Source: an optimization exercise on an open RTL-to-GDS flow (aim: small area, a short achievable clock period and few clock cycles). Production flows keep margins and buffers that such runs may drop.
The RTL was checked by simulation tests, not by an equivalence proof against the original design.
Power figures rest on the tool's default switching activity, not on a simulated workload.

**flow/config.mk**
```make
export PLATFORM = sky130hd
export DESIGN_NAME = hamming_accel
export DESIGN_NICKNAME = hamming_accel
export VERILOG_FILES = /design/flow/design.v
export SDC_FILE = /design/flow/constraint.sdc
export NUM_CORES = 4
export LEC_CHECK = 0
export CAP_MARGIN = 20
export CORE_MARGIN = 2
export CORE_UTILIZATION = 40
export SLEW_MARGIN = 20
```
**flow/constraint.sdc**
```tcl
create_clock -name core_clock -period 8.0 [get_ports {clock}]
set_input_delay 1.6000 -clock core_clock [delete_from_list [all_inputs] [get_ports {clock}]]
set_output_delay 1.6000 -clock core_clock [all_outputs]
set_load 0.01 [all_outputs]
```
**flow/design.v**
```verilog
module constant_multiplier #(parameter IN_WIDTH=8, parameter OUT_WIDTH=11, parameter MULTIPLIER=2) (
	input		logic	[IN_WIDTH-1:0]		multiplicand,
   output	logic	[OUT_WIDTH-1:0]	product
);
	always_comb
		case(MULTIPLIER)
			2: 	product 	= multiplicand << 1;
			3: 	product 	= (multiplicand << 1) + multiplicand;
			5: 	product 	= (multiplicand << 2) + multiplicand;
		endcase
endmodule
module multiply_by_constant_avalon_st 
# (parameter IN_WIDTH=8, parameter OUT_WIDTH=11, parameter MULTIPLIER=2 )
(
	input		logic								clock,                                              
	input    logic								reset,
	output  	logic								in_ready,                                                   
	input		logic								in_valid,                                           
	input		logic		[IN_WIDTH-1:0]		in_data,
	input		logic								in_startofpacket,
	input		logic								in_endofpacket,
	input		logic								out_ready,                                          
	output	logic								out_valid,                                                 
	output	logic								out_startofpacket,
	output	logic								out_endofpacket,
	output	logic		[OUT_WIDTH-1:0]	out_data
);
	logic					[OUT_WIDTH-1:0]	product;
	enum logic [3:0] { 
		IN_READY				= 4'b0001, 
		OUT_DATA_VALID 	= 4'b0010,
		OUT_SOP_VALID 		= 4'b0100,
		OUT_EOP_VALID 		= 4'b1000
	} state, next_state; 
	always_comb begin
		next_state = state;
		unique case(state)
			IN_READY:			if (in_valid) begin
										if (in_startofpacket) 			next_state = OUT_SOP_VALID;
										else if (in_endofpacket) 		next_state = OUT_EOP_VALID;
										else 									next_state = OUT_DATA_VALID;
									end
			OUT_SOP_VALID,
			OUT_EOP_VALID,
			OUT_DATA_VALID:	if (out_ready) next_state = IN_READY;
		endcase
	end
	always_ff @(posedge clock, posedge reset)
		if (reset) begin
			out_data <= '0;
			state <= IN_READY;
		end
		else begin 
			if (state == IN_READY) begin
				unique case(next_state)
					OUT_DATA_VALID:	out_data <= product;
					OUT_SOP_VALID,
					OUT_EOP_VALID:		out_data <= in_data;
					default:				;
				endcase
			end
			state <= next_state;
		end
	assign in_ready = (state == IN_READY);
	assign out_valid = ~in_ready;
	assign out_startofpacket = (state == OUT_SOP_VALID);
	assign out_endofpacket = (state == OUT_EOP_VALID);
	constant_multiplier #(.IN_WIDTH(IN_WIDTH), .OUT_WIDTH(OUT_WIDTH), .MULTIPLIER(MULTIPLIER)) um0 (
		.multiplicand		(in_data),
		.product
	);
endmodule
module ordered_merge_avalon_st
#(parameter DATA_WIDTH=8, CSR_WIDTH=8, SEND_ENDOFPACKET=1'b1, END_PACKET_VALUE=0)
(
	input		logic								clock,
	input    logic								reset,
	output  	logic								a_ready,
	input		logic								a_valid,
	input		logic		[DATA_WIDTH-1:0]	a_data,
	input		logic								a_startofpacket,
	input		logic								a_endofpacket,
	output  	logic								b_ready,
	input		logic								b_valid,
	input		logic		[DATA_WIDTH-1:0]	b_data,
	input		logic								b_startofpacket,
	input		logic								b_endofpacket,
	input		logic								out_ready,
	output	logic								out_valid,
	output	logic		[DATA_WIDTH-1:0]	out_data,
	output	logic								out_startofpacket,
	output	logic								out_endofpacket,
	input		logic		[2:0]					csr_address,
	input		logic								csr_read,
	input		logic								csr_write,
	output	logic		[CSR_WIDTH-1:0]	csr_readdata,
	input		logic		[CSR_WIDTH-1:0]	csr_writedata
);
	enum logic [4:0] {
		IDLE			= 5'b00001, 
		READ_A		= 5'b00010,
		READ_B		= 5'b00100,
		WRITE_DATA	= 5'b01000,
		WRITE_EOP	= 5'b10000
	} state, next_state;
	logic [DATA_WIDTH-1:0] a;
	logic [DATA_WIDTH-1:0] b;
	logic [DATA_WIDTH-1:0] last_out_data;
	logic is_first;
	logic a_loaded;
	logic b_loaded;
	logic a_closed;
	logic b_closed;
	always_comb 
	if (csr_read)
		unique case(csr_address)
			3'b000:		csr_readdata 	= state;
			3'b001:		csr_readdata 	= { a_loaded, b_loaded, a_closed, b_closed, is_first };
			3'b010:		csr_readdata 	= a;
			3'b011:		csr_readdata  	= (DATA_WIDTH > CSR_WIDTH) ? a[DATA_WIDTH-1: CSR_WIDTH] : '0;
			3'b100:		csr_readdata 	= b;
			3'b101:		csr_readdata  	= (DATA_WIDTH > CSR_WIDTH) ? b[DATA_WIDTH-1: CSR_WIDTH] : '0;
			3'b110:		csr_readdata 	= last_out_data;
			3'b111:		csr_readdata  	= (DATA_WIDTH > CSR_WIDTH) ? last_out_data[DATA_WIDTH-1: CSR_WIDTH] : '0;
		endcase
	else
		csr_readdata = 'x;
	logic a_is_repeat;
	logic b_is_repeat;
	always_comb begin
		a_is_repeat = ~is_first && (a_data == last_out_data);
		b_is_repeat = ~is_first && (b_data == last_out_data);
	end
	always_comb begin
		next_state = state;
		unique case(state)
			IDLE:			if (a_valid && ~a_loaded && ~a_closed)				next_state = READ_A;
							else if (b_valid && ~b_loaded && ~b_closed)		next_state = READ_B;
			READ_A:		if (a_endofpacket && b_closed) 						next_state = WRITE_EOP;
							else if (a_endofpacket && b_loaded)					next_state = WRITE_DATA;
							else if (~a_endofpacket && ~a_is_repeat 
											&& (b_loaded | b_closed) ) 			next_state = WRITE_DATA;		
							else															next_state = IDLE;
			READ_B:		if (b_endofpacket && a_closed) 						next_state = WRITE_EOP;
							else if (b_endofpacket && a_loaded)					next_state = WRITE_DATA;
							else if (~b_endofpacket && ~b_is_repeat 
											&& (a_loaded | a_closed) ) 			next_state = WRITE_DATA;		
							else															next_state = IDLE;
			WRITE_DATA,
			WRITE_EOP:	if (out_ready)												next_state = IDLE;
		endcase
	end
	always_ff @(posedge clock, posedge reset) begin
		if (reset) begin
			state 			<= IDLE;
			a 					<= '0;
			b					<= '0;
			a_loaded 		<= '0;
			b_loaded 		<= '0;
			a_closed 		<= '0;
			b_closed 		<= '0;
			is_first 		<= '1;
			last_out_data 	<= '0;
		end
		else begin	
			unique case(state)
				IDLE:			;
				READ_A:		begin
									a <= a_data;
									if (a_endofpacket)		a_closed <= '1;
									else if (~a_is_repeat)	a_loaded <= '1;
								end
				READ_B:		begin
									b <= b_data;
									if (b_endofpacket) 		b_closed <= '1;
									else if (~b_is_repeat)	b_loaded <= '1;
								end
				WRITE_DATA:	if (next_state == IDLE) begin
									if (a <= b || b_closed) begin
										a_loaded = '0;
										last_out_data <= a;
									end
									if (b <= a || a_closed) begin
										b_loaded = '0;
										last_out_data <= b;
									end
									is_first <= '0;
								end
				WRITE_EOP: 	if (next_state == IDLE) begin
									a 					<= '0;
									b					<= '0;
									a_loaded 		<= '0;
									b_loaded 		<= '0;
									a_closed 		<= '0;
									b_closed 		<= '0;
									is_first 		<= '1;
									last_out_data 	<= '0;
								end
			endcase
			state <= next_state;
		end
	end
	always_comb begin
		a_ready				= (state == READ_A);
		b_ready				= (state == READ_B);
		out_valid			= (state == WRITE_DATA || (state == WRITE_EOP && SEND_ENDOFPACKET));
		out_endofpacket 	= (state == WRITE_EOP && SEND_ENDOFPACKET);
		out_startofpacket = '0;
		if (state == WRITE_DATA) begin
				if (!a_loaded)											out_data = b;
				else if (!b_loaded) 									out_data = b;
				else 														out_data = (a <= b) ? a : b;
		end
		else if 	(state == WRITE_EOP && SEND_ENDOFPACKET) 	out_data = END_PACKET_VALUE;
		else 																out_data = 'x;
	end
endmodule
module lowpass_filter_avalon_st
# (parameter IN_WIDTH				= 8,	 
	parameter OUT_WIDTH				= 8,	 
	parameter DEFAULT_CUTOFF		= -1,	 
	parameter FORWARD_DELIMITERS 	= 0,	 
	parameter EOP_ON_EXCEED 		= 0,	 
	parameter NEW_EOP_VALUE			= 0	 
)	
(
	input		logic								clock,
	input    logic								reset,
	output  	logic								in_ready,
	input		logic								in_valid,
	input		logic								in_startofpacket,
	input		logic								in_endofpacket,
	input		logic		[IN_WIDTH-1:0]		in_data,
	input		logic								out_ready,
	output	logic								out_valid,
	output	logic								out_startofpacket,
	output	logic								out_endofpacket,
	output	logic		[OUT_WIDTH-1:0]	out_data,
	input		logic								cutoff_write,
	input		logic		[OUT_WIDTH-1:0]	cutoff_writedata,
	input		logic								cutoff_read,
	output	logic		[OUT_WIDTH-1:0]	cutoff_readdata,
	output	logic								wait_for_eop
);
	logic [IN_WIDTH-1:0] 	cutoff;
	logic [OUT_WIDTH-1:0]	data;
	logic in_sop_valid;
	logic in_eop_valid;
	logic in_data_valid;
	always_ff @(posedge clock, posedge reset)
		if (reset) begin
			cutoff <= DEFAULT_CUTOFF;
		end
		else begin
			if (cutoff_write) cutoff <= cutoff_writedata;
		end
	assign cutoff_readdata = cutoff_read ? cutoff : 'x;
	enum logic [5:0] { 
		WAIT_FOR_DATA		= 6'b000001,
		FORWARD_DATA 		= 6'b000010,
		FORWARD_SOP 		= 6'b000100,
		FORWARD_EOP 		= 6'b001000,
		OUTPUT_NEW_EOP		= 6'b010000,
		WAIT_FOR_EOP		= 6'b100000
	} state, next_state;
	always_comb begin
		in_sop_valid 	= in_valid & in_startofpacket & FORWARD_DELIMITERS;
		in_eop_valid 	= in_valid & in_endofpacket & FORWARD_DELIMITERS;
		in_data_valid 	= in_valid & ~in_startofpacket & ~in_endofpacket;
		next_state = state;
		unique case(state)
			WAIT_FOR_DATA:		if (in_data_valid) begin
										if (in_data <= cutoff)		next_state = FORWARD_DATA;
										else if (EOP_ON_EXCEED)		next_state = OUTPUT_NEW_EOP;
									end
									else if (in_sop_valid) 			next_state = FORWARD_SOP;
									else if (in_eop_valid) 			next_state = FORWARD_EOP;
			FORWARD_DATA,	
			FORWARD_SOP,
			FORWARD_EOP:		if (out_ready) 					next_state = WAIT_FOR_DATA;
			OUTPUT_NEW_EOP:	if (out_ready)						next_state = WAIT_FOR_EOP;
			WAIT_FOR_EOP:		if (in_valid & in_endofpacket)	next_state = WAIT_FOR_DATA;
			default:														next_state = WAIT_FOR_DATA;
		endcase
	end
	always_ff @(posedge clock, posedge reset)
		if (reset) begin
			data 				<= '0;
 			state 			<= WAIT_FOR_DATA;
		end
		else begin 
			if (state == WAIT_FOR_DATA) begin
				unique case(next_state)
					FORWARD_DATA,
					FORWARD_SOP,
					FORWARD_EOP:		data <= in_data;
					OUTPUT_NEW_EOP:	data <= NEW_EOP_VALUE;
					default:				;
				endcase
			end
			state <= next_state;
		end
	assign in_ready 				= (state == WAIT_FOR_DATA || state == WAIT_FOR_EOP);
	assign out_valid 				= ~in_ready;
	assign out_data 				= out_valid ? data : 'x;
	assign out_startofpacket 	= out_valid ? (state == FORWARD_SOP) : 'x;
	assign out_endofpacket 		= out_valid ? (state == FORWARD_EOP || state == OUTPUT_NEW_EOP) : 'x;
	assign wait_for_eop			= (state == WAIT_FOR_EOP);
endmodule
module priority_merge_avalon_st
#(parameter WIDTH=8)
(
	input		logic							clock,
	input    logic							reset,
	output  	logic							a_ready,
	input		logic							a_valid,
	input		logic		[WIDTH-1:0]		a_data,
	input		logic							a_startofpacket,
	input		logic							a_endofpacket,
	output  	logic							b_ready,
	input		logic							b_valid,
	input		logic		[WIDTH-1:0]		b_data,
	input		logic							b_startofpacket,
	input		logic							b_endofpacket,
	input		logic							out_ready,
	output	logic							out_valid,
	output	logic		[WIDTH-1:0]		out_data,
	output	logic							out_startofpacket,
	output	logic							out_endofpacket
);
	enum logic [1:0] { EMPTY, A_LOADED, B_LOADED, FULL } state, next_state;
	logic [WIDTH-1:0] a;
	logic 				a_sop;
	logic 				a_eop;
	logic [WIDTH-1:0] b;
	logic 				b_sop;
	logic 				b_eop;
	always_comb begin
		next_state = state;
		unique case(state)
			EMPTY:		if 		(a_valid && b_valid)			next_state = FULL;
							else if 	(a_valid)						next_state = A_LOADED;
							else if 	(b_valid)						next_state = B_LOADED;
			A_LOADED:	if 		(out_ready && b_valid) 		next_state = B_LOADED;
							else if  (out_ready && (!b_valid))	next_state = EMPTY;
							else if  ((!out_ready) &&  b_valid)	next_state = FULL;
			B_LOADED:	if 		(out_ready && a_valid)		next_state = A_LOADED;
							else if 	(out_ready && (!a_valid))	next_state = EMPTY;
							else if 	((!out_ready) && a_valid)	next_state = FULL;
			FULL:			if (out_ready) 							next_state = B_LOADED;
		endcase
	end
	always_ff @(posedge clock, posedge reset) begin
		if (reset)
			state <= EMPTY;
		else begin
			unique case(state)
				EMPTY:		begin
									if (next_state == A_LOADED || next_state == FULL) begin
										a <= a_data;
										a_sop <= a_startofpacket;
										a_eop <= a_endofpacket;
									end
									if (next_state == B_LOADED || next_state == FULL) begin 	
										b <= b_data;
										b_sop <= b_startofpacket;
										b_eop <= b_endofpacket;
									end
								end
				A_LOADED:	if (next_state == FULL) begin
									b <= b_data;
									b_sop <= b_startofpacket;
									b_eop <= b_endofpacket;
								end
				B_LOADED:	if (next_state == FULL) begin
									a <= a_data;
									a_sop <= a_startofpacket;
									a_eop <= a_endofpacket;
								end
				FULL:			;
			endcase
			state <= next_state;
		end
	end
	always_comb begin
		a_ready		= (state == EMPTY || state == B_LOADED);
		b_ready		= (state == EMPTY || state == A_LOADED);
		out_valid 	= (state != EMPTY);
		if (state == A_LOADED || state == FULL) begin
			out_data = a;
			out_startofpacket = a_sop;
			out_endofpacket = a_eop;
		end 
		else if (state == B_LOADED) begin
			out_data = b;
			out_startofpacket = b_sop;
			out_endofpacket = b_eop;
		end
		else begin
			out_data = '0;
			out_startofpacket = '0;
			out_endofpacket = '0;
		end
	end
endmodule
module hamming_controller
# (parameter WIDTH					= 8	 
)	
(
	input		logic							clock,
	input    logic							reset,
	input		logic							out_ready,
	output	logic							out_valid,
	output	logic							out_startofpacket,
	output	logic							out_endofpacket,
	output	logic		[WIDTH-1:0]		out_data,
	input		logic							csr_address,
	input		logic							csr_read,
	input		logic							csr_write,
	output	logic		[WIDTH-1:0]		csr_readdata,
	input		logic		[WIDTH-1:0]		csr_writedata,
	input	logic								busy
);
	logic [WIDTH-1:0] initial_value;
	logic 				start_signal;
	enum logic [3:0] { 
		IDLE		= 4'b0001,
		STARTING	= 4'b0010,
		RUNNING 	= 4'b0100,
		BUSY 		= 4'b1000
	} state, next_state;
	assign start_signal 			= csr_write & ~csr_address & csr_writedata[0];
	always_ff @(posedge clock, posedge reset)
		if (reset) begin
			initial_value <= 1'b1;
		end
		else begin
			if (csr_write & csr_address) initial_value <= csr_writedata;
		end
	always_comb 
		if (csr_read)
			unique case(csr_address)
				1'b0:		csr_readdata 	= { {28{1'b0}}, state };
				1'b1:		csr_readdata 	= initial_value;
			endcase
		else
			csr_readdata = 'x;
	always_comb begin
		next_state = state;
		unique case(state)
			IDLE:			if (start_signal)	next_state = STARTING;
			STARTING: 	if (out_ready)		next_state = RUNNING;
			RUNNING:		if (busy)			next_state = BUSY;
			BUSY:			if (~busy)			next_state = IDLE;
			default:								next_state = IDLE;
		endcase
	end
	always_ff @(posedge clock, posedge reset)
		if (reset)
 			state	<= IDLE;
		else
			state	<= next_state;
	assign out_valid 				= (state == STARTING);
	assign out_data 				= out_valid ? initial_value : 'x;
	assign out_startofpacket 	= out_valid ? '0 : 'x;
	assign out_endofpacket 		= out_valid ? '0 : 'x;
endmodule
module st_fifo
#(parameter WIDTH = 16, parameter DEPTH_LOG2 = 6)
(
	input		logic						clock,
	input		logic						reset,
	output	logic						in_ready,
	input		logic						in_valid,
	input		logic		[WIDTH-1:0]	in_data,
	input		logic						in_startofpacket,
	input		logic						in_endofpacket,
	input		logic						out_ready,
	output	logic						out_valid,
	output	logic		[WIDTH-1:0]	out_data,
	output	logic						out_startofpacket,
	output	logic						out_endofpacket
);
	localparam DEPTH = 1 << DEPTH_LOG2;
	logic [WIDTH+1:0]			mem [0:DEPTH-1];
	logic [DEPTH_LOG2-1:0]	wr_ptr;
	logic [DEPTH_LOG2-1:0]	rd_ptr;
	logic [DEPTH_LOG2:0]		count;
	logic push;
	logic pop;
	assign in_ready	= (count != DEPTH);
	assign out_valid	= (count != 0);
	assign push			= in_valid & in_ready;
	assign pop			= out_valid & out_ready;
	assign {out_startofpacket, out_endofpacket, out_data} = mem[rd_ptr];
	always_ff @(posedge clock)
		if (push) mem[wr_ptr] <= {in_startofpacket, in_endofpacket, in_data};
	always_ff @(posedge clock, posedge reset)
		if (reset) begin
			wr_ptr	<= '0;
			rd_ptr	<= '0;
			count		<= '0;
		end
		else begin
			if (push) wr_ptr <= wr_ptr + 1'b1;
			if (pop)  rd_ptr <= rd_ptr + 1'b1;
			count <= count + {{DEPTH_LOG2{1'b0}}, push} - {{DEPTH_LOG2{1'b0}}, pop};
		end
endmodule
module st_splitter
#(parameter WIDTH = 16, parameter N = 4)
(
	output	logic						in_ready,
	input		logic						in_valid,
	input		logic		[WIDTH-1:0]	in_data,
	input		logic						in_startofpacket,
	input		logic						in_endofpacket,
	input		logic		[N-1:0]		out_ready,
	output	logic		[N-1:0]		out_valid,
	output	logic		[WIDTH-1:0]	out_data,
	output	logic						out_startofpacket,
	output	logic						out_endofpacket
);
	assign in_ready				= &out_ready;
	assign out_valid				= {N{in_valid & in_ready}};
	assign out_data				= in_data;
	assign out_startofpacket	= in_startofpacket;
	assign out_endofpacket		= in_endofpacket;
endmodule
module hamming_accel
#(parameter WIDTH = 16)
(
	input		logic						clock,
	input		logic						reset,
	input		logic		[1:0]			csr_address,
	input		logic						csr_read,
	input		logic						csr_write,
	input		logic		[WIDTH-1:0]	csr_writedata,
	output	logic		[WIDTH-1:0]	csr_readdata,
	input		logic						out_ready,
	output	logic						out_valid,
	output	logic		[WIDTH-1:0]	out_data,
	output	logic						out_endofpacket
);
	localparam PWIDTH = WIDTH + 3;		 
	logic ctl_valid, ctl_ready, ctl_sop, ctl_eop;
	logic [WIDTH-1:0] ctl_data;
	logic flt_valid, flt_ready, flt_sop, flt_eop;
	logic [WIDTH-1:0] flt_data;
	logic val_valid, val_ready, val_sop, val_eop;
	logic [WIDTH-1:0] val_data;
	logic [3:0] spl_valid, spl_ready;
	logic spl_sop, spl_eop;
	logic [WIDTH-1:0] spl_data;
	logic f2_valid, f2_ready, f2_sop, f2_eop;
	logic f3_valid, f3_ready, f3_sop, f3_eop;
	logic f5_valid, f5_ready, f5_sop, f5_eop;
	logic [WIDTH-1:0] f2_data, f3_data, f5_data;
	logic m2_valid, m2_ready, m2_sop, m2_eop;
	logic m3_valid, m3_ready, m3_sop, m3_eop;
	logic m5_valid, m5_ready, m5_sop, m5_eop;
	logic [PWIDTH-1:0] m2_data, m3_data, m5_data;
	logic m23_valid, m23_ready, m23_sop, m23_eop;
	logic [PWIDTH-1:0] m23_data;
	logic m235_valid, m235_ready, m235_sop, m235_eop;
	logic [PWIDTH-1:0] m235_data;
	logic busy;
	logic [WIDTH-1:0] ctl_readdata;
	logic [WIDTH-1:0] cutoff_readdata;
	logic ctl_sel, cutoff_sel;
	assign ctl_sel		= ~csr_address[1];
	assign cutoff_sel	= (csr_address == 2'd2);
	always_comb
		if (!csr_read)				csr_readdata = '0;
		else case (csr_address)
			2'd0:						csr_readdata = {{(WIDTH-1){1'b0}}, ~ctl_readdata[0]};
			2'd1:						csr_readdata = ctl_readdata;
			2'd2:						csr_readdata = cutoff_readdata;
			default:					csr_readdata = '0;
		endcase
	hamming_controller #(.WIDTH(WIDTH)) controller (
		.clock, .reset,
		.out_ready			(ctl_ready),
		.out_valid			(ctl_valid),
		.out_startofpacket(ctl_sop),
		.out_endofpacket	(ctl_eop),
		.out_data			(ctl_data),
		.csr_address		(csr_address[0]),
		.csr_read			(csr_read & ctl_sel),
		.csr_write			(csr_write & ctl_sel),
		.csr_readdata		(ctl_readdata),
		.csr_writedata		(csr_writedata),
		.busy					(busy)
	);
	priority_merge_avalon_st #(.WIDTH(WIDTH)) insert_input (
		.clock, .reset,
		.a_ready(ctl_ready), .a_valid(ctl_valid), .a_data(ctl_data),
		.a_startofpacket(ctl_sop), .a_endofpacket(ctl_eop),
		.b_ready(flt_ready), .b_valid(flt_valid), .b_data(flt_data),
		.b_startofpacket(flt_sop), .b_endofpacket(flt_eop),
		.out_ready(val_ready), .out_valid(val_valid), .out_data(val_data),
		.out_startofpacket(val_sop), .out_endofpacket(val_eop)
	);
	st_splitter #(.WIDTH(WIDTH), .N(4)) output_splitter (
		.in_ready(val_ready), .in_valid(val_valid), .in_data(val_data),
		.in_startofpacket(val_sop), .in_endofpacket(val_eop),
		.out_ready(spl_ready), .out_valid(spl_valid), .out_data(spl_data),
		.out_startofpacket(spl_sop), .out_endofpacket(spl_eop)
	);
	assign spl_ready[3]		= out_ready;
	assign out_valid			= spl_valid[3];
	assign out_data			= spl_data;
	assign out_endofpacket	= spl_eop;
	st_fifo #(.WIDTH(WIDTH), .DEPTH_LOG2(6)) multiply_by_2_ingress_fifo (
		.clock, .reset,
		.in_ready(spl_ready[0]), .in_valid(spl_valid[0]), .in_data(spl_data),
		.in_startofpacket(spl_sop), .in_endofpacket(spl_eop),
		.out_ready(f2_ready), .out_valid(f2_valid), .out_data(f2_data),
		.out_startofpacket(f2_sop), .out_endofpacket(f2_eop)
	);
	st_fifo #(.WIDTH(WIDTH), .DEPTH_LOG2(7)) multiply_by_3_ingress_fifo (
		.clock, .reset,
		.in_ready(spl_ready[1]), .in_valid(spl_valid[1]), .in_data(spl_data),
		.in_startofpacket(spl_sop), .in_endofpacket(spl_eop),
		.out_ready(f3_ready), .out_valid(f3_valid), .out_data(f3_data),
		.out_startofpacket(f3_sop), .out_endofpacket(f3_eop)
	);
	st_fifo #(.WIDTH(WIDTH), .DEPTH_LOG2(7)) multiply_by_5_ingress_fifo (
		.clock, .reset,
		.in_ready(spl_ready[2]), .in_valid(spl_valid[2]), .in_data(spl_data),
		.in_startofpacket(spl_sop), .in_endofpacket(spl_eop),
		.out_ready(f5_ready), .out_valid(f5_valid), .out_data(f5_data),
		.out_startofpacket(f5_sop), .out_endofpacket(f5_eop)
	);
	multiply_by_constant_avalon_st #(.IN_WIDTH(WIDTH), .OUT_WIDTH(PWIDTH), .MULTIPLIER(2)) multiply_by_2 (
		.clock, .reset,
		.in_ready(f2_ready), .in_valid(f2_valid), .in_data(f2_data),
		.in_startofpacket(f2_sop), .in_endofpacket(f2_eop),
		.out_ready(m2_ready), .out_valid(m2_valid), .out_data(m2_data),
		.out_startofpacket(m2_sop), .out_endofpacket(m2_eop)
	);
	multiply_by_constant_avalon_st #(.IN_WIDTH(WIDTH), .OUT_WIDTH(PWIDTH), .MULTIPLIER(3)) multiply_by_3 (
		.clock, .reset,
		.in_ready(f3_ready), .in_valid(f3_valid), .in_data(f3_data),
		.in_startofpacket(f3_sop), .in_endofpacket(f3_eop),
		.out_ready(m3_ready), .out_valid(m3_valid), .out_data(m3_data),
		.out_startofpacket(m3_sop), .out_endofpacket(m3_eop)
	);
	multiply_by_constant_avalon_st #(.IN_WIDTH(WIDTH), .OUT_WIDTH(PWIDTH), .MULTIPLIER(5)) multiply_by_5 (
		.clock, .reset,
		.in_ready(f5_ready), .in_valid(f5_valid), .in_data(f5_data),
		.in_startofpacket(f5_sop), .in_endofpacket(f5_eop),
		.out_ready(m5_ready), .out_valid(m5_valid), .out_data(m5_data),
		.out_startofpacket(m5_sop), .out_endofpacket(m5_eop)
	);
	ordered_merge_avalon_st #(.DATA_WIDTH(PWIDTH), .CSR_WIDTH(WIDTH), .SEND_ENDOFPACKET(1'b1), .END_PACKET_VALUE(0)) merge_x2_x3 (
		.clock, .reset,
		.a_ready(m2_ready), .a_valid(m2_valid), .a_data(m2_data),
		.a_startofpacket(m2_sop), .a_endofpacket(m2_eop),
		.b_ready(m3_ready), .b_valid(m3_valid), .b_data(m3_data),
		.b_startofpacket(m3_sop), .b_endofpacket(m3_eop),
		.out_ready(m23_ready), .out_valid(m23_valid), .out_data(m23_data),
		.out_startofpacket(m23_sop), .out_endofpacket(m23_eop),
		.csr_address(3'd0), .csr_read(1'b0), .csr_write(1'b0),
		.csr_readdata(), .csr_writedata('0)
	);
	ordered_merge_avalon_st #(.DATA_WIDTH(PWIDTH), .CSR_WIDTH(WIDTH), .SEND_ENDOFPACKET(1'b1), .END_PACKET_VALUE(0)) merge_x2_x3_x5 (
		.clock, .reset,
		.a_ready(m23_ready), .a_valid(m23_valid), .a_data(m23_data),
		.a_startofpacket(m23_sop), .a_endofpacket(m23_eop),
		.b_ready(m5_ready), .b_valid(m5_valid), .b_data(m5_data),
		.b_startofpacket(m5_sop), .b_endofpacket(m5_eop),
		.out_ready(m235_ready), .out_valid(m235_valid), .out_data(m235_data),
		.out_startofpacket(m235_sop), .out_endofpacket(m235_eop),
		.csr_address(3'd0), .csr_read(1'b0), .csr_write(1'b0),
		.csr_readdata(), .csr_writedata('0)
	);
	lowpass_filter_avalon_st #(.IN_WIDTH(PWIDTH), .OUT_WIDTH(WIDTH), .DEFAULT_CUTOFF((1 << WIDTH) - 1),
		.FORWARD_DELIMITERS(0), .EOP_ON_EXCEED(1), .NEW_EOP_VALUE(0)) filter (
		.clock, .reset,
		.in_ready(m235_ready), .in_valid(m235_valid), .in_data(m235_data),
		.in_startofpacket(m235_sop), .in_endofpacket(m235_eop),
		.out_ready(flt_ready), .out_valid(flt_valid), .out_data(flt_data),
		.out_startofpacket(flt_sop), .out_endofpacket(flt_eop),
		.cutoff_write(csr_write & cutoff_sel), .cutoff_writedata(csr_writedata),
		.cutoff_read(csr_read & cutoff_sel), .cutoff_readdata(cutoff_readdata),
		.wait_for_eop(busy)
	);
endmodule
```
**flow/run.sh**
```bash
#!/bin/bash
# synth_recipe.tcl (not shown) runs the flow's synth.tcl, then flattens the netlist and writes it again
# the make line also repeats each setting of config.mk as NAME=value (left out here)
make -C /OpenROAD-flow-scripts/flow DESIGN_CONFIG=/design/flow/config.mk WORK_HOME=/design/flow/orfs CLKGATE_MAP_FILE= SYNTH_SCRIPT=/design/flow/synth_recipe.tcl finish
```
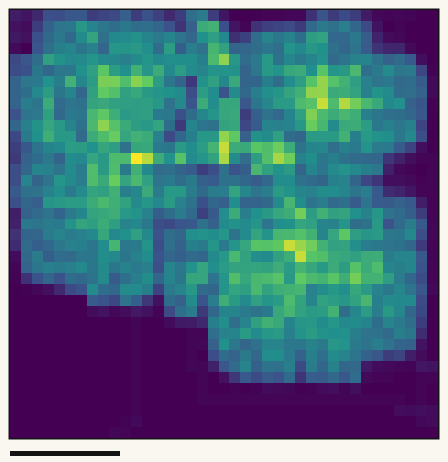
(images/wire_density.png)
The bar under the picture is 200 um long. 39 x 39 tiles, from dark purple (low) to yellow (high), scaled to the fullest tile. Values are wire area over tile area, all layers added.
emptiest ninth of the die = bottom left
tiles over half the peak = 25%
nearly empty tiles = 24%
fullest tile = 0.51
mean over tiles = 0.16

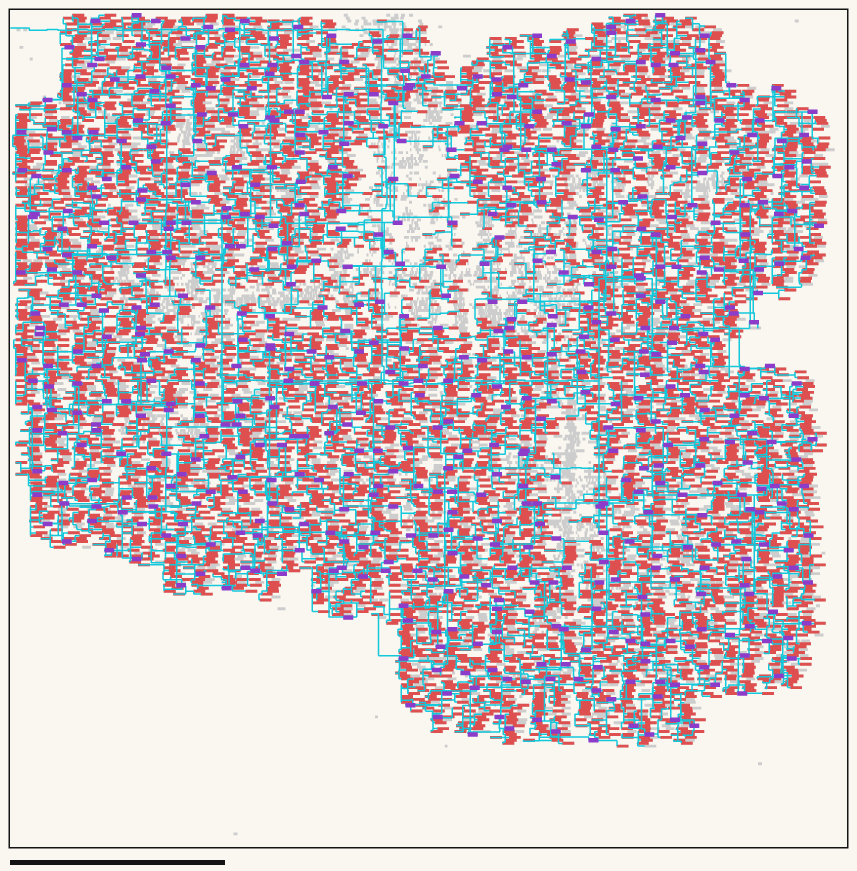
(images/clock_map.png)
The bar under the picture is 200 um long.
cyan -> clock wires  # length 69.5 mm
red -> flip-flops  # count 6112
purple -> cells driving clock nets  # count 616
flops lie = all over the die

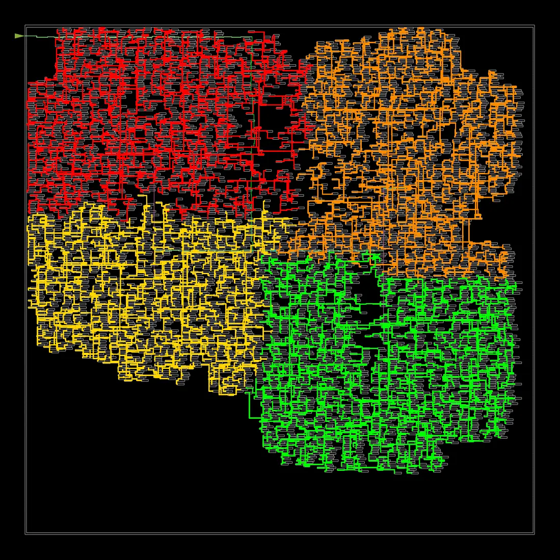
(images/cts_layout.png)
deepest level of the CTS H-tree: 6
root buffer cell: sky130_fd_sc_hd__clkbuf_16
count of flip-flops and latches: 6112

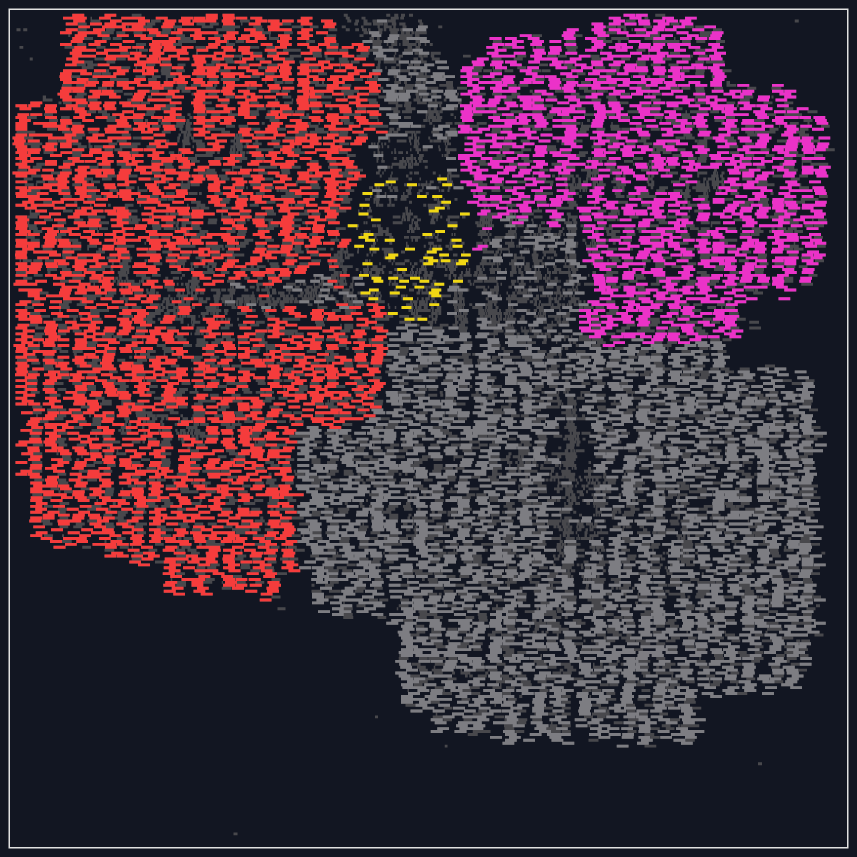
(images/hierarchy.png)
magenta -> multiply_by_2_ingress_fifo  # flops 1171, where top right
red -> multiply_by_5_ingress_fifo  # flops 2326
yellow -> merge_x2_x3_x5  # flops 66
not colored = 2549

==> results.cfg <==
[sta]
finalSetupViolCount = 0
achievable-frequency_mhz = 153
worst_clock_skew_ns = 0.0746
relSlewSlack_pct = 23.0
postLayoutSetupSlackWorst_ns = 1.45
finalCritPeriodShare_pct = 81.9
final_period_minus_worst_setup_slack_ns = 6.55
finalHoldWorstSlack_ns = 0.455
worst_pin_slew_ns = 1.15
finalMaxSlewViolations = 0
final-hold-violation-count = 0
final.setup.tns_ns = 0

[critical_path]
startpoint_of_the_most_critical_register_to_register_path = multiply_by_5_ingress_fifo.rd_ptr[0]
cp_top_family = compound AO/OA/AOI/OAI gates
cp_num_buf_inv = 2
critPathMaxStageDelay_ns = 1.11
timing.critical_path.to_type = flip-flop
setup.worst_path.start = multiply_by_5_ingress_fifo.rd_ptr[0]
cp.required_ns = 8.97
rr_worst_depth = 18
critical_path.most_common_cell = sky130_fd_sc_hd__mux4_2
cp_max_fo = 38

[place]
post-dp-hpwl_um = 362000
globalplace.congestion = 0.864
post-place-cells = 18800
pre_cts_ws_ns = 1.58
io_buffers = 56
dpl_cell_area_um2 = 254000

[detailed_routing]
detailedRoute.firstPassIterationCount = 6
met3_wirelength_um = 45400
detail_route.wirelength.met1_um = 251000
detail_route.drc_violations = 0
dr_total_vias = 115000
highest_metal_used = met5
post_drt_wl_per_cell_um = 31.0
vias_per_cell = 5.78
postRouteAntennaNets = 0
finalWirelength_um = 617000

[floorplan]
coreArea_um2 = 598000
floorplan.die.height_um = 779
ios = 57
initial_utilization_pct = 40.1

[final_layout]
mostFrequentLayoutCells = sky130_fd_sc_hd__edfxtp_1, sky130_fd_sc_hd__mux4_2, sky130_fd_sc_hd__clkbuf_16
layoutNonFillerInstCount = 19900
reg_top3 = multiply_by_3_ingress_fifo.mem x2304, multiply_by_5_ingress_fifo.mem x2304, multiply_by_2_ingress_fifo.mem x1152
post_route_cells_drive_above_1_share_pct = 31.1

[yosys]
post-synth-top-area-fraction_pct = 72.5
synth.avg_cell_area_um2 = 22.4
synth-edff-count = 5794
async_reset_ff_share_pct = 5.20
synth.yosys.seq_area_share_pct = 75.8
ys_dominant_reg_cell = sky130_fd_sc_hd__edfxtp_1
synthCells = 10700
mappedNetlistNets = 10900

[min_path]
min-delay-path-class = flip-flop to flip-flop
worstHoldPathCells = 0
whs_endpoint = insert_input.b[3]
worstHoldStart = filter.data[3]

[global_routing]
grt_first_pass_wirelength_um = 879000
antenna_found_initial = 41

[clock_network]
clock_tree.buffer_depth = 4
cts_sinks = 6112
clock_insertion_delay_worst_skew_ns = 1.11
ctsResizeCount = 0
cts.clk_slew.worst_paths_ns = 0.06
numCtsBuffers = 616
cts.hold.buffers_added = 0
cts_tree = done

[power_and_ir_drop]
power_dens_cells_nw_per_um2 = 245
total_leakage_power_nw = 86.3
max_rail_drop_vdd_mv = 0.243

[run_status]
outcome = complete, no violations
Testbench counts, summed over its fixed seeds: cycles 221,890.
## power breakdown
group	total [mW]	internal [mW]	switching [mW]
combinational	2.76	0.687	2.08
clock	28.1	16.0	12.1
sequential	36.1	35.9	0.217
total	67.0	52.6	14.4
## cells by family after synthesis
kind of cell    count (synthesis)  share of synthesized area, %
flops                        6112                          75.8
mux                          2035                          18.3
simple gates                 1126                          2.09
buf+inv                       693                          1.23
compound gates                466                          1.29
xor+xnor                      156                         0.569
fa+ha+maj                     125                         0.667
## layout make-up
| cell class | instances | area [um^2] |
|---|---|---|
| tap | 8008 | 10000 |
| multi-input combinational | 3908 | 56200 |
| fill | 48700 | 324000 |
| antenna | 20 | 50.0 |
| clock inverter | 330 | 3120 |
| timing repair buffer | 618 | 5370 |
| inverter | 129 | 488 |
| sequential | 6112 | 182000 |
| clock buffer | 781 | 16400 |
## metal layers
metal,vias to the layer above,global-route usage [%]
met5,-,0
li1,46500,-
met3,862,2.96
met4,2,5.41
met1,62900,28.1
met2,4829,33.1

[afterwards: timing with drivers on the ports]
The results above use ideal ports. As a check the final layout listed here was re-extracted and re-timed, cells and wires unchanged. Step 1 assumes that a clkbuf_16 drives the clock port and a buf_2 every other input. Step 2 moves the port delays by t, midway between the first and last clock arrival at a register: inputs arrive t later, outputs are due t later. That takes back most of the time a late clock gives input paths. a / b / c = ideal / step 1 / step 2; a / b = the first two.
t (ns): 1.192
setup WS [ns]: 1.447 / 1.447 / 1.447
latest minus earliest clock arrival (ns): 0.090 / 0.090
worst data-port slew with drivers (ns): 0.08
pins driven straight from the clock port: 1
After both steps setup and hold are still met in this run. For this run, drivers alone change the setup slack by 0.000 ns; drivers and shift together by 0.000 ns.
